Background: an optimization exercise with open tools, aiming at small area and a short achievable clock period. Do not read the settings as production practice.
In this exercise RTL edits were held to simulation tests only and were not proved equivalent to the original.

[flow/design.v]
module twiddle_ROM (clk,rst,counter,W_R_bus,W_I_bus);
input clk;
input rst;
input  [4:0] counter;
output [95:0] W_R_bus;
output [95:0] W_I_bus;
reg signed [31:0] W_R0,W_R1,W_R2;
reg signed [31:0] W_I0,W_I1,W_I2;
assign W_R_bus = {W_R2,W_R1,W_R0};
assign W_I_bus = {W_I2,W_I1,W_I0};
reg [2:0] W_index[2:0];
wire [2:0] W_index_next [2:0];
always @ (*)
begin
    case (W_index[0]) 
    3'd0: 
        begin
            W_R0 <=  32'sd65536;
            W_I0 <= -32'sd0;
		end 
    3'd1: 
        begin
            W_R0 <=  32'sd60547;
            W_I0 <= -32'sd25079;
		end 
    3'd2: 
        begin
            W_R0 <=  32'sd46340;
            W_I0 <= -32'sd46340;
		end 
    3'd3: 
        begin
            W_R0 <=  32'sd25079;
            W_I0 <= -32'sd60547;
		end 
    3'd4: 
        begin
            W_R0 <=  32'sd0;
            W_I0 <= -32'sd65536;
		end 
    3'd5: 
        begin
            W_R0 <= -32'sd25079;
            W_I0 <= -32'sd60547;
		end 
    3'd6: 
        begin
            W_R0 <= -32'sd46340;
            W_I0 <= -32'sd46340;
		end 
    3'd7: 
        begin
            W_R0 <= -32'sd60547;
            W_I0 <= -32'sd25079;
		end 
        default:
        begin
            W_R0 <= 32'd0;
            W_I0 <= 32'd0;
        end
    endcase
end
always @ (*)
begin
    case (W_index[1]) 
    3'd0: 
        begin
            W_R1 <=  32'sd65536;
            W_I1 <= -32'sd0;
		end 
    3'd2: 
        begin
            W_R1 <=  32'sd46340;
            W_I1 <= -32'sd46340;
		end 
    3'd4: 
        begin
            W_R1 <=  32'sd0;
            W_I1 <= -32'sd65536;
		end 
    3'd6: 
        begin
            W_R1 <= -32'sd46340;
            W_I1 <= -32'sd46340;
		end 
        default:
        begin
            W_R1 <= 32'd0;
            W_I1 <= 32'd0;
        end
    endcase
end
always @ (*)
begin
    case (W_index[2]) 
    3'd0: 
        begin
            W_R2 <=  32'sd65536;
            W_I2 <= -32'sd0;
		end 
    3'd4: 
        begin
            W_R2 <=  32'sd0;
            W_I2 <= -32'sd65536;
		end 
        default:
        begin
            W_R2 <= 32'd0;
            W_I2 <= 32'd0;
        end
    endcase
end
assign W_index_next[0] = counter[3] ? W_index[0] : W_index[0]+3'd1;
always@(posedge clk or posedge rst)
begin
	if(rst) W_index[0] <= 3'd7;
	else W_index[0] <= W_index_next[0];
end
assign W_index_next[1] = counter[2] ? W_index[1] : W_index[1]+3'd2;
always@(posedge clk or posedge rst)
begin
	if(rst) W_index[1] <= 3'd6;
	else W_index[1] <= W_index_next[1];
end
assign W_index_next[2] = counter[1] ? W_index[2] : W_index[2]+3'd4;
always@(posedge clk or posedge rst)
begin
	if(rst) W_index[2] <= 3'd4;
	else W_index[2] <= W_index_next[2];
end
endmodule
module fft_butterFly#(parameter IN_W = 24,parameter Factor_W = 32)
(state,din_ar,din_ai,din_br,din_bi,W_R,W_I,dout_ar,dout_ai,dout_br,dout_bi);
input state;
input signed [IN_W-1:0] din_ar,din_ai,din_br,din_bi;
input signed [Factor_W-1:0] W_R;
input signed [Factor_W-1:0] W_I;
output signed [IN_W-1:0] dout_ar,dout_ai,dout_br,dout_bi;
reg signed [IN_W-1:0] dout_ar,dout_ai,dout_br,dout_bi;
reg signed [IN_W-1:0] a,b,c,d;
reg signed [IN_W*2:0] inter,mul_r,mul_i;
always@(*)
begin
	dout_ar = din_br;
	dout_ai = din_bi;
	dout_br = {IN_W{1'b0}};
	dout_bi = {IN_W{1'b0}};
	a = {IN_W{1'b0}};
	b = {IN_W{1'b0}};
	c = {IN_W{1'b0}};
	d = {IN_W{1'b0}};
	inter = {(IN_W*2+1){1'b0}};
	mul_r = {(IN_W*2+1){1'b0}};
	mul_i = {(IN_W*2+1){1'b0}};
	case(state)
	1'd0: 
	begin
		a = din_ar + din_br;
		b = din_ai + din_bi;
		c = din_ar - din_br;
		d = din_ai - din_bi;
		dout_br = a;
		dout_bi = b;
		dout_ar = c;
		dout_ai = d;
	end
	1'd1: 
	begin
		dout_ar = din_br;
		dout_ai = din_bi;
		a = din_ar;
		b = din_ai;
		inter = b*(W_R-W_I);
		mul_r = W_R*(a-b) + inter;
		mul_i = W_I*(a+b) + inter;
		dout_br = {mul_r[IN_W*2],mul_r[38:16]};
		dout_bi = {mul_i[IN_W*2],mul_i[38:16]};
	end
	default:
	begin
		dout_ar = din_br;
		dout_ai = din_bi;
	end
	endcase 
end
endmodule
module shifter#(parameter WIDTH=24,parameter delay=8)
(clk,rst,dataIn_R,dataIn_I,dataOut_R,dataOut_I);
input clk,rst;
input [WIDTH-1:0] dataIn_R,dataIn_I;
output [WIDTH-1:0] dataOut_R,dataOut_I;
wire [WIDTH-1:0] dataIn_R,dataIn_I,dataOut_R,dataOut_I;
reg [WIDTH-1:0] FIFO_R[delay-1:0];
reg [WIDTH-1:0] FIFO_I[delay-1:0];
assign dataOut_R = FIFO_R[delay-1];
assign dataOut_I = FIFO_I[delay-1];
integer i;
always@(posedge clk or posedge rst)
begin
    if(rst) 
    begin
        for(i=0;i<delay;i=i+1)
        begin
            FIFO_R[i] <= {WIDTH{1'b0}};
			FIFO_I[i] <= {WIDTH{1'b0}};
        end
    end
    else 
    begin
		FIFO_R[0] <= dataIn_R;
		FIFO_I[0] <= dataIn_I;
		for(i=0;i<(delay-1);i=i+1)
        begin
            FIFO_R[i+1] <= FIFO_R[i];
			FIFO_I[i+1] <= FIFO_I[i];	
        end
    end
end
endmodule
module sort#(parameter WIDTH = 24,parameter log2NUM = 4,parameter NUM = 16)(clk,rst,din_valid,d_num,din_r,din_i,dout_r,dout_i,dout_valid);
input clk,rst,din_valid;
input [log2NUM-1:0] d_num;
input [WIDTH-1:0] din_r,din_i;
output [WIDTH-1:0] dout_r,dout_i;
output dout_valid;
wire [log2NUM-1:0] d_num;
wire [log2NUM-1:0] d_num_reverse;
reverse #(.WIDTH(log2NUM)) r0 (.in(d_num),.out(d_num_reverse));
reg [WIDTH-1:0] buffer_r [NUM-1:0],buffer_i [NUM-1:0];
reg [WIDTH-1:0] result_r [NUM-1:0],result_i [NUM-1:0];
always@(posedge clk or posedge rst)
begin
	integer i;
	if(rst) 
	begin
		for(i=0;i<NUM;i=i+1)
		begin
			buffer_r[i] <= {WIDTH{1'b0}};
            buffer_i[i] <= {WIDTH{1'b0}};
            result_r[i] <= {WIDTH{1'b0}};
            result_i[i] <= {WIDTH{1'b0}};
		end
	end
    else if(d_num == {WIDTH{1'b0}})
    begin
        buffer_r[d_num_reverse] <= din_r; 
        buffer_i[d_num_reverse] <= din_i;
        for(i=0;i<NUM;i=i+1)
		begin
            result_r[i] <= buffer_r[i];
            result_i[i] <= buffer_i[i];
		end
    end
	else 
	begin
		buffer_r[d_num_reverse] <= din_r; 
        buffer_i[d_num_reverse] <= din_i; 
	end
end
wire [log2NUM-1:0] d_num_out = d_num - 1'b1;
wire [WIDTH-1:0] dout_r = result_r[d_num_out];
wire [WIDTH-1:0] dout_i = result_i[d_num_out];
reg [NUM:0]FIFO;
integer i;
always@(posedge clk or posedge rst)
begin
    if(rst) 
    begin
        for(i=0;i<NUM+1;i=i+1)
        begin
            FIFO[i] <= {WIDTH{1'b0}};
        end
    end
    else 
    begin
		FIFO[0] <= din_valid;
		for(i=0;i<(NUM);i=i+1)
        begin
            FIFO[i+1] <= FIFO[i];
        end
    end
end
wire dout_valid = FIFO[NUM];
endmodule
module reverse#(parameter WIDTH = 4) (in,out);
input [WIDTH-1:0] in;
output [WIDTH-1:0] out;
reg [WIDTH-1:0] out;
always@(*)
begin
	integer i;
	for(i=0;i<WIDTH;i=i+1)
	begin
		out[i] <= in[WIDTH-i-1];
	end
end
endmodule
module FFT#(parameter WIDTH = 24,parameter PointLog2 = 4,parameter tw_WIDTH = 32)  
(clk,rst,din_valid,din_r,din_i,dout_num,done,dout_valid,dout_r,dout_i);
input clk,rst;
input din_valid;
input [WIDTH-1:0] din_r,din_i;
output [PointLog2-1:0] dout_num;
output [WIDTH-1:0] dout_r,dout_i;
output done,dout_valid;
wire [WIDTH-1:0] dout_r,dout_i;
wire [PointLog2:0] counter_next;
reg [PointLog2:0] counter;
wire [PointLog2-1:0] dout_num = counter[PointLog2-1:0] + {{PointLog2-1{1'd0}},1'd1};
wire signed [WIDTH-1:0] dout_ar [PointLog2-1:0];
wire signed [WIDTH-1:0] dout_ai [PointLog2-1:0];
wire signed [WIDTH-1:0] dout_br [PointLog2-1:0];
wire signed [WIDTH-1:0] dout_bi [PointLog2-1:0];
wire [WIDTH-1:0] shifter_din_R[PointLog2-1:0];
wire [WIDTH-1:0] shifter_din_I[PointLog2-1:0];
wire signed [tw_WIDTH-1:0] W_R[PointLog2-2:0];
wire signed [tw_WIDTH-1:0] W_I[PointLog2-2:0];
wire [3*tw_WIDTH-1:0] W_R_bus,W_I_bus;
assign W_R[0] = W_R_bus[tw_WIDTH-1:0];
assign W_R[1] = W_R_bus[2*tw_WIDTH-1:tw_WIDTH];
assign W_R[2] = W_R_bus[3*tw_WIDTH-1:2*tw_WIDTH];
assign W_I[0] = W_I_bus[tw_WIDTH-1:0];
assign W_I[1] = W_I_bus[2*tw_WIDTH-1:tw_WIDTH];
assign W_I[2] = W_I_bus[3*tw_WIDTH-1:2*tw_WIDTH];
wire state[PointLog2-1:0];
assign counter_next = (din_valid) ? counter + {{PointLog2{1'd0}},1'd1} : counter;
always@(posedge clk or posedge rst)
begin
	if(rst) counter <= {(PointLog2+1){1'b0}};
	else counter <= counter_next;
end
reg fft_first_run,done;
wire dout_valid;
always@(posedge clk or posedge rst)
begin
	if(rst)
	begin
		done <= 1'd0;
		fft_first_run <= 1'd0;
	end
	else if(dout_num == 5'd15 && fft_first_run == 1'd1) done <= 1'd1;
	else if(dout_num == 5'd15) 
	begin
		done <= 1'd0;
		fft_first_run <= 1'd1;
	end
	else done <= 1'd0;
end
wire [WIDTH-1:0] fft_dout_r = dout_br[PointLog2-1];
wire [WIDTH-1:0] fft_dout_i = dout_bi[PointLog2-1];
twiddle_ROM rom(
		.clk(clk),
		.rst(rst),
		.counter(counter),
		.W_R_bus(W_R_bus),
		.W_I_bus(W_I_bus)
);
genvar i;
generate
	for(i=0;i<PointLog2;i=i+1)
	begin
		assign state[i] = counter[PointLog2-1-i] ? 1'd0 : 1'd1;
		shifter #(.WIDTH(24),.delay(2**(PointLog2-i-1)))
		delay( .clk(clk),
				.rst(rst),
				.dataIn_R(dout_ar[i]),
				.dataIn_I(dout_ai[i]),
				.dataOut_R(shifter_din_R[i]),
				.dataOut_I(shifter_din_I[i])
		);
	end
	fft_butterFly f0(  	.state(state[0]),
					.din_ar(shifter_din_R[0]),
				   	.din_ai(shifter_din_I[0]),
					.din_br(din_r),
					.din_bi(din_i),
					.W_R(W_R[0]),
					.W_I(W_I[0]),
					.dout_ar(dout_ar[0]),
					.dout_ai(dout_ai[0]),
					.dout_br(dout_br[0]),
					.dout_bi(dout_bi[0])
	);
	for(i=1;i<PointLog2;i=i+1)
	begin
		if(i == (PointLog2-1))
		begin
			fft_butterFly 
			f(  		.state(state[i]),
						.din_ar(shifter_din_R[i]),
						.din_ai(shifter_din_I[i]),
						.din_br(dout_br[i-1]),
						.din_bi(dout_bi[i-1]),
						.W_R(32'h00010000),
						.W_I(32'h00000000),
						.dout_ar(dout_ar[i]),
						.dout_ai(dout_ai[i]),
						.dout_br(dout_br[i]),
						.dout_bi(dout_bi[i])
			);
		end
		else
		begin
			fft_butterFly 
			f(  		.state(state[i]),
						.din_ar(shifter_din_R[i]),
						.din_ai(shifter_din_I[i]),
						.din_br(dout_br[i-1]),
						.din_bi(dout_bi[i-1]),
						.W_R(W_R[i]),
						.W_I(W_I[i]),
						.dout_ar(dout_ar[i]),
						.dout_ai(dout_ai[i]),
						.dout_br(dout_br[i]),
						.dout_bi(dout_bi[i])
			);
		end
	end
endgenerate
wire sort_din_valid = fft_first_run;
wire [WIDTH-1:0] sort_dout_r,sort_dout_i;
wire sort_dout_valid;
sort #(.WIDTH(WIDTH),.log2NUM(PointLog2),.NUM(PointLog2*PointLog2)) s1(
		.clk(clk),
		.rst(rst),
		.din_valid(sort_din_valid),
		.d_num(dout_num),
		.din_r(fft_dout_r),
		.din_i(fft_dout_i),
		.dout_r(sort_dout_r),
		.dout_i(sort_dout_i),
		.dout_valid(sort_dout_valid)
);
assign dout_r = sort_dout_r;
assign dout_i = sort_dout_i;
assign dout_valid = sort_dout_valid;
endmodule
[flow/run.sh]
#!/bin/bash
# synth_recipe.tcl (not shown) runs the flow's synth.tcl, then flattens the netlist and writes it again
# the make line also repeats each setting of config.mk as NAME=value (left out here)
make -C /OpenROAD-flow-scripts/flow DESIGN_CONFIG=/design/flow/config.mk WORK_HOME=/design/flow/orfs CLKGATE_MAP_FILE= SYNTH_SCRIPT=/design/flow/synth_recipe.tcl finish
[flow/config.mk]
export PLATFORM = sky130hd
export DESIGN_NAME = FFT
export DESIGN_NICKNAME = FFT
export VERILOG_FILES = /design/flow/design.v
export SDC_FILE = /design/flow/constraint.sdc
export NUM_CORES = 4
export LEC_CHECK = 0
export CAP_MARGIN = 20
export CORE_MARGIN = 2
export CORE_UTILIZATION = 40
export PLACE_DENSITY = 0.6
export SLEW_MARGIN = 20
[flow/constraint.sdc]
create_clock -name core_clock -period 30.0 [get_ports {clk}]
set_input_delay 6.0000 -clock core_clock [delete_from_list [all_inputs] [get_ports {clk}]]
set_output_delay 6.0000 -clock core_clock [all_outputs]
set_load 0.01 [all_outputs]
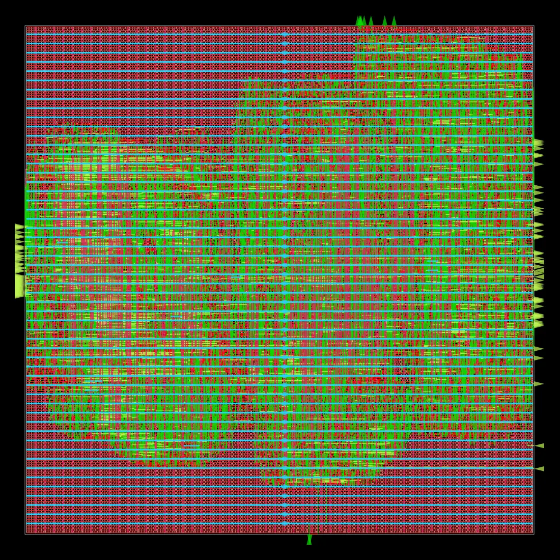
(the whole layout, all layers)
post-layout util: 0.435
die area: 0.563 mm²
final non-filler cell total: 30600
FP Rows: 274
routed wire length: 678 mm

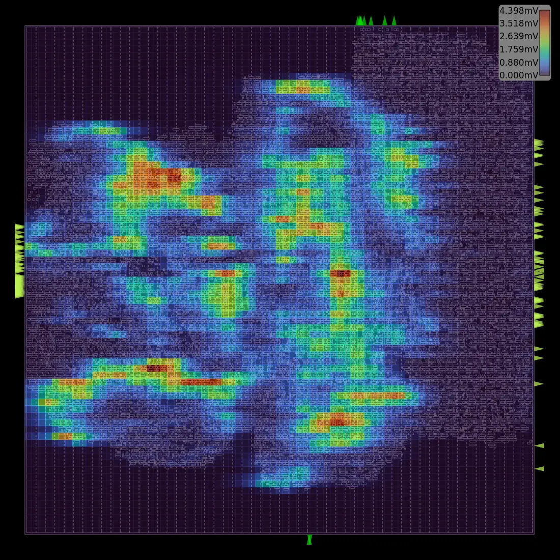
(IR drop map)

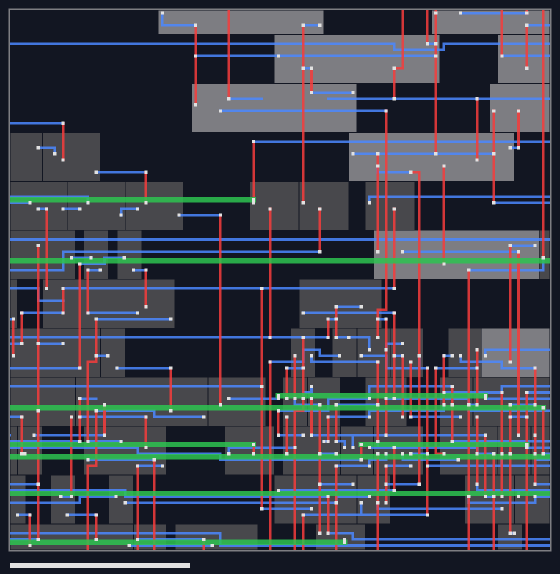
(a small window of the routed layout)
Bar = 10 µm. Window x 173 to 203, y 548 to 578 µm. Cells in grey, sequential cells in the stronger grey; small squares are vias.
legend:
  metal 3:
    colour: green
  metal 1:
    colour: blue
  metal 2:
    colour: red
most frequent: inv_1 (9), o21ai_0 (6)
sequential cells in the window: 4
cells with their middle in the window: 50
netlist names of flops here include: genblk1.delay.FIFO_I (4)

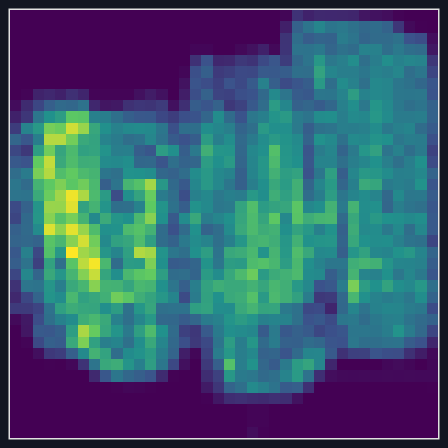
(wiring heat map)
38 x 38 tiles, from dark purple (low) to yellow (high), scaled to the fullest tile. Values are wire area over tile area, all layers added.
tiles over half the peak: 23%
fullest tile: 0.62
densest ninth of the die: middle left

==> impl_results.md <==
- Status: no timing/DRC/antenna violations
- Post-synth EDFFs: 0
- Post-CTS Setup Bufs: 0
- HP Class: flop to flop
- Vias in the first global route: 164000
- Yosys warns: 22
- Biggest Area Class: multi-input combinational cells
- DR pass1 iterations: 6
- Final setup vio count: 0
- Final Hold Viols: 0
- Ys flop type: dfrtp_1
- Clk root buf: clkbuf_16
- M1 WL: 271 mm
- Synth Area per Inst: between 9 and 10 µm²
- Grt met1 use: 0.303
- Sequential portion of the cell area: 0.237
- CTS tree: yes
- M2 GR Usage: 0.413
- Vias per cell: 5.07
- Top-count cell post-synth: inv_1
- Crit Path Max Fanout: 33
- Average wire per standard cell: 22.1 µm
- Max Cap Viol: 0
- Taps Inserted: 7452
- Synth async-reset ratio: 1.00
- Area Overhead vs Synth: 8.44%
- DRT iter0 DRCs: 11500
- WL met2: 324 mm
- Design area: between 0.2 and 0.25 mm²
- Hold Path Stages: 0
- CP peak stage delay: 860 ps
- Vias: 155000
- Most frequent CP cell: inv_1
- R2r endpoint: s1.buffer_r[8][23]$_DFFE_PP0N_
- Crit path capture: s1.buffer_r[8][23]$_DFFE_PP0N_
- Post-synthesis xor/xnor area fraction: 0.0286
- Non-CTS buffers: 424
- DRC Markers: 0
- Gate Count Post-Synth: 23100
- Worst path depth: 88
- Initial antenna violation count: 44
- Largest net degree at the start of global routing: 240
- Hold Slack: ~250 ps
- H-tree Lvls: 4
- PortBufs: 104
- CLK BUF: 317
- Combinational family with the most area after synthesis: adder cells
- Area leader, netlist: fa_1
- Worst-path cell with the longest stage delay: xor2_2
- Post-cts sizing count: 0
- Top sig layer: met5
- HPWL Detailed: approximately 530 mm
- Slew @ Worst Pin: 1220 ps
- M3 GR Usage: 0.0368
- Critical path class: flop to flop
- NonClk Buf Share: 0.0148
- Grt peak-use layer: met2
- Post-synthesis simple-gate area fraction: 0.117
- Max Slew Vio Count: 0
- Placed cells: 30200
- Area occupied by multi-input gates: roughly 0.15 mm²
- Die X: 750 µm
- Worst-Skew Late Latency: about 1000 ps
- Logic inverters: 4581
- Total CTS buffers: 235
- Synth Cell Area: 0.223 mm²
- Min Clock Period, post-route: 24130 ps
- Min-delay src: genblk1[1].delay.FIFO_I[1][23]$_DFF_PP0_
- Num ports: 105
- Clk pin slew, worst setup/hold paths: around 80 ps
- Max Fclk: 0.0414 GHz
- Worst R2R Start: rom.W_index[0][0]$_DFFE_PP1N_
- CP Launch Type: flop
- Multi-input combinational area share: 0.604
- Tcrit/Tclk final: 0.804
- Reg2Reg Setup Slack: 5870 ps
- Overflow after GRT: 0
- Layout cells sized above 1: 0.0428
- Worst setup EP type: flop
- Mux contribution to synthesized area: 0.00615
- Synth Area in Compound Gates: 0.0843
- WP buf/inv: 17
- Hold Path Sink: genblk1[1].delay.FIFO_I[2][23]$_DFF_PP0_
- Slew margin rel.: 0.181
- DRT antenna net count: 0
- Max Clock Skew: 150 ps
- FF+latch area: 0.0572 mm²
- Unrepaired setup endpoints after global routing: false
- Initial Util: 0.401
- First-pass GRT wire length: 1030 mm
- Clk sinks: 2285
- Setup TNS: 0 ps
- Worst slack, placed: 5970 ps
- Post-synthesis sequential area ratio: 0.257
- Num sequential: 2285
- CORE AREA: 0.556 mm²
- Die height: between 700 and 800 µm
- Hold Buf Count CTS: 0
- Synth Area in Adders: 0.415
- CP Data Arrival Time: 25010 ps
- Synth top cells by count: inv_1 (4564), nand2_1 (3903), fa_1 (3414), dfrtp_1 (2279), ha_1 (1919)
## placed cells by master (no fill, tap or decap), drive strengths merged, types with 22 or more instances in the layout
cell | Yosys | routed
dfrtp | 2279 | 2279
a222oi | 45 | 45
o21ai | 1137 | 1137
nor2 | 1005 | 1005
ha | 1919 | 1919
and3 | 119 | 119
or2 | 73 | 73
nand3 | 108 | 108
nor3 | 171 | 171
nand4 | 40 | 40
a21oi | 719 | 719
or3 | 72 | 72
nand2b | 177 | 177
a22oi | 140 | 140
a211oi | 36 | 36
a21boi | 50 | 50
mux2 | 30 | 30
o21a | 91 | 91
fa | 3414 | 3414
conb | 2 | 68
nand2 | 3903 | 3903
and2 | 273 | 273
a31oi | 60 | 60
buf | 83 | 320
xor2 | 160 | 160
nor2b | 144 | 144
o211ai | 22 | 22
mux2i | 101 | 101
a221oi | 86 | 86
o21bai | 141 | 141
a21o | 169 | 169
clkinv | 15 | 71
bufinv | 0 | 25
a41oi | 53 | 53
clkdlybuf4s50 | 0 | 104
inv | 4566 | 4585
a22o | 78 | 78
xnor2 | 560 | 560
o31ai | 28 | 28
clkbuf | 759 | 317

-- what the ideal ports hide --
The results above use ideal ports. As a check the final layout listed here was re-extracted and re-timed, cells and wires unchanged.
Step 1 (the two cells are an assumption about what drives the block):
set clk [get_ports {clk}]
set_driving_cell -lib_cell sky130_fd_sc_hd__clkbuf_16 $clk
set_driving_cell -lib_cell sky130_fd_sc_hd__buf_2 [delete_from_list [all_inputs] $clk]
Step 2, shift: input delay + t, output delay - t, t = (earliest + latest rising clock arrival at the registers) / 2. This alone moves slack from input paths to output paths.
a / b / c = ideal ports / drivers / drivers and shift; a / b = the first two.
t (ns): 1.082
setup slack, ns: 5.874 / 5.874 / 5.874
worst setup path after step 2: register to register
worst register clock-pin slew, ns: 0.08 / 0.08
After both steps setup and hold are still met in this run. The setup slack of this run moves by 0.000 ns with the drivers and by 0.000 ns with both steps.
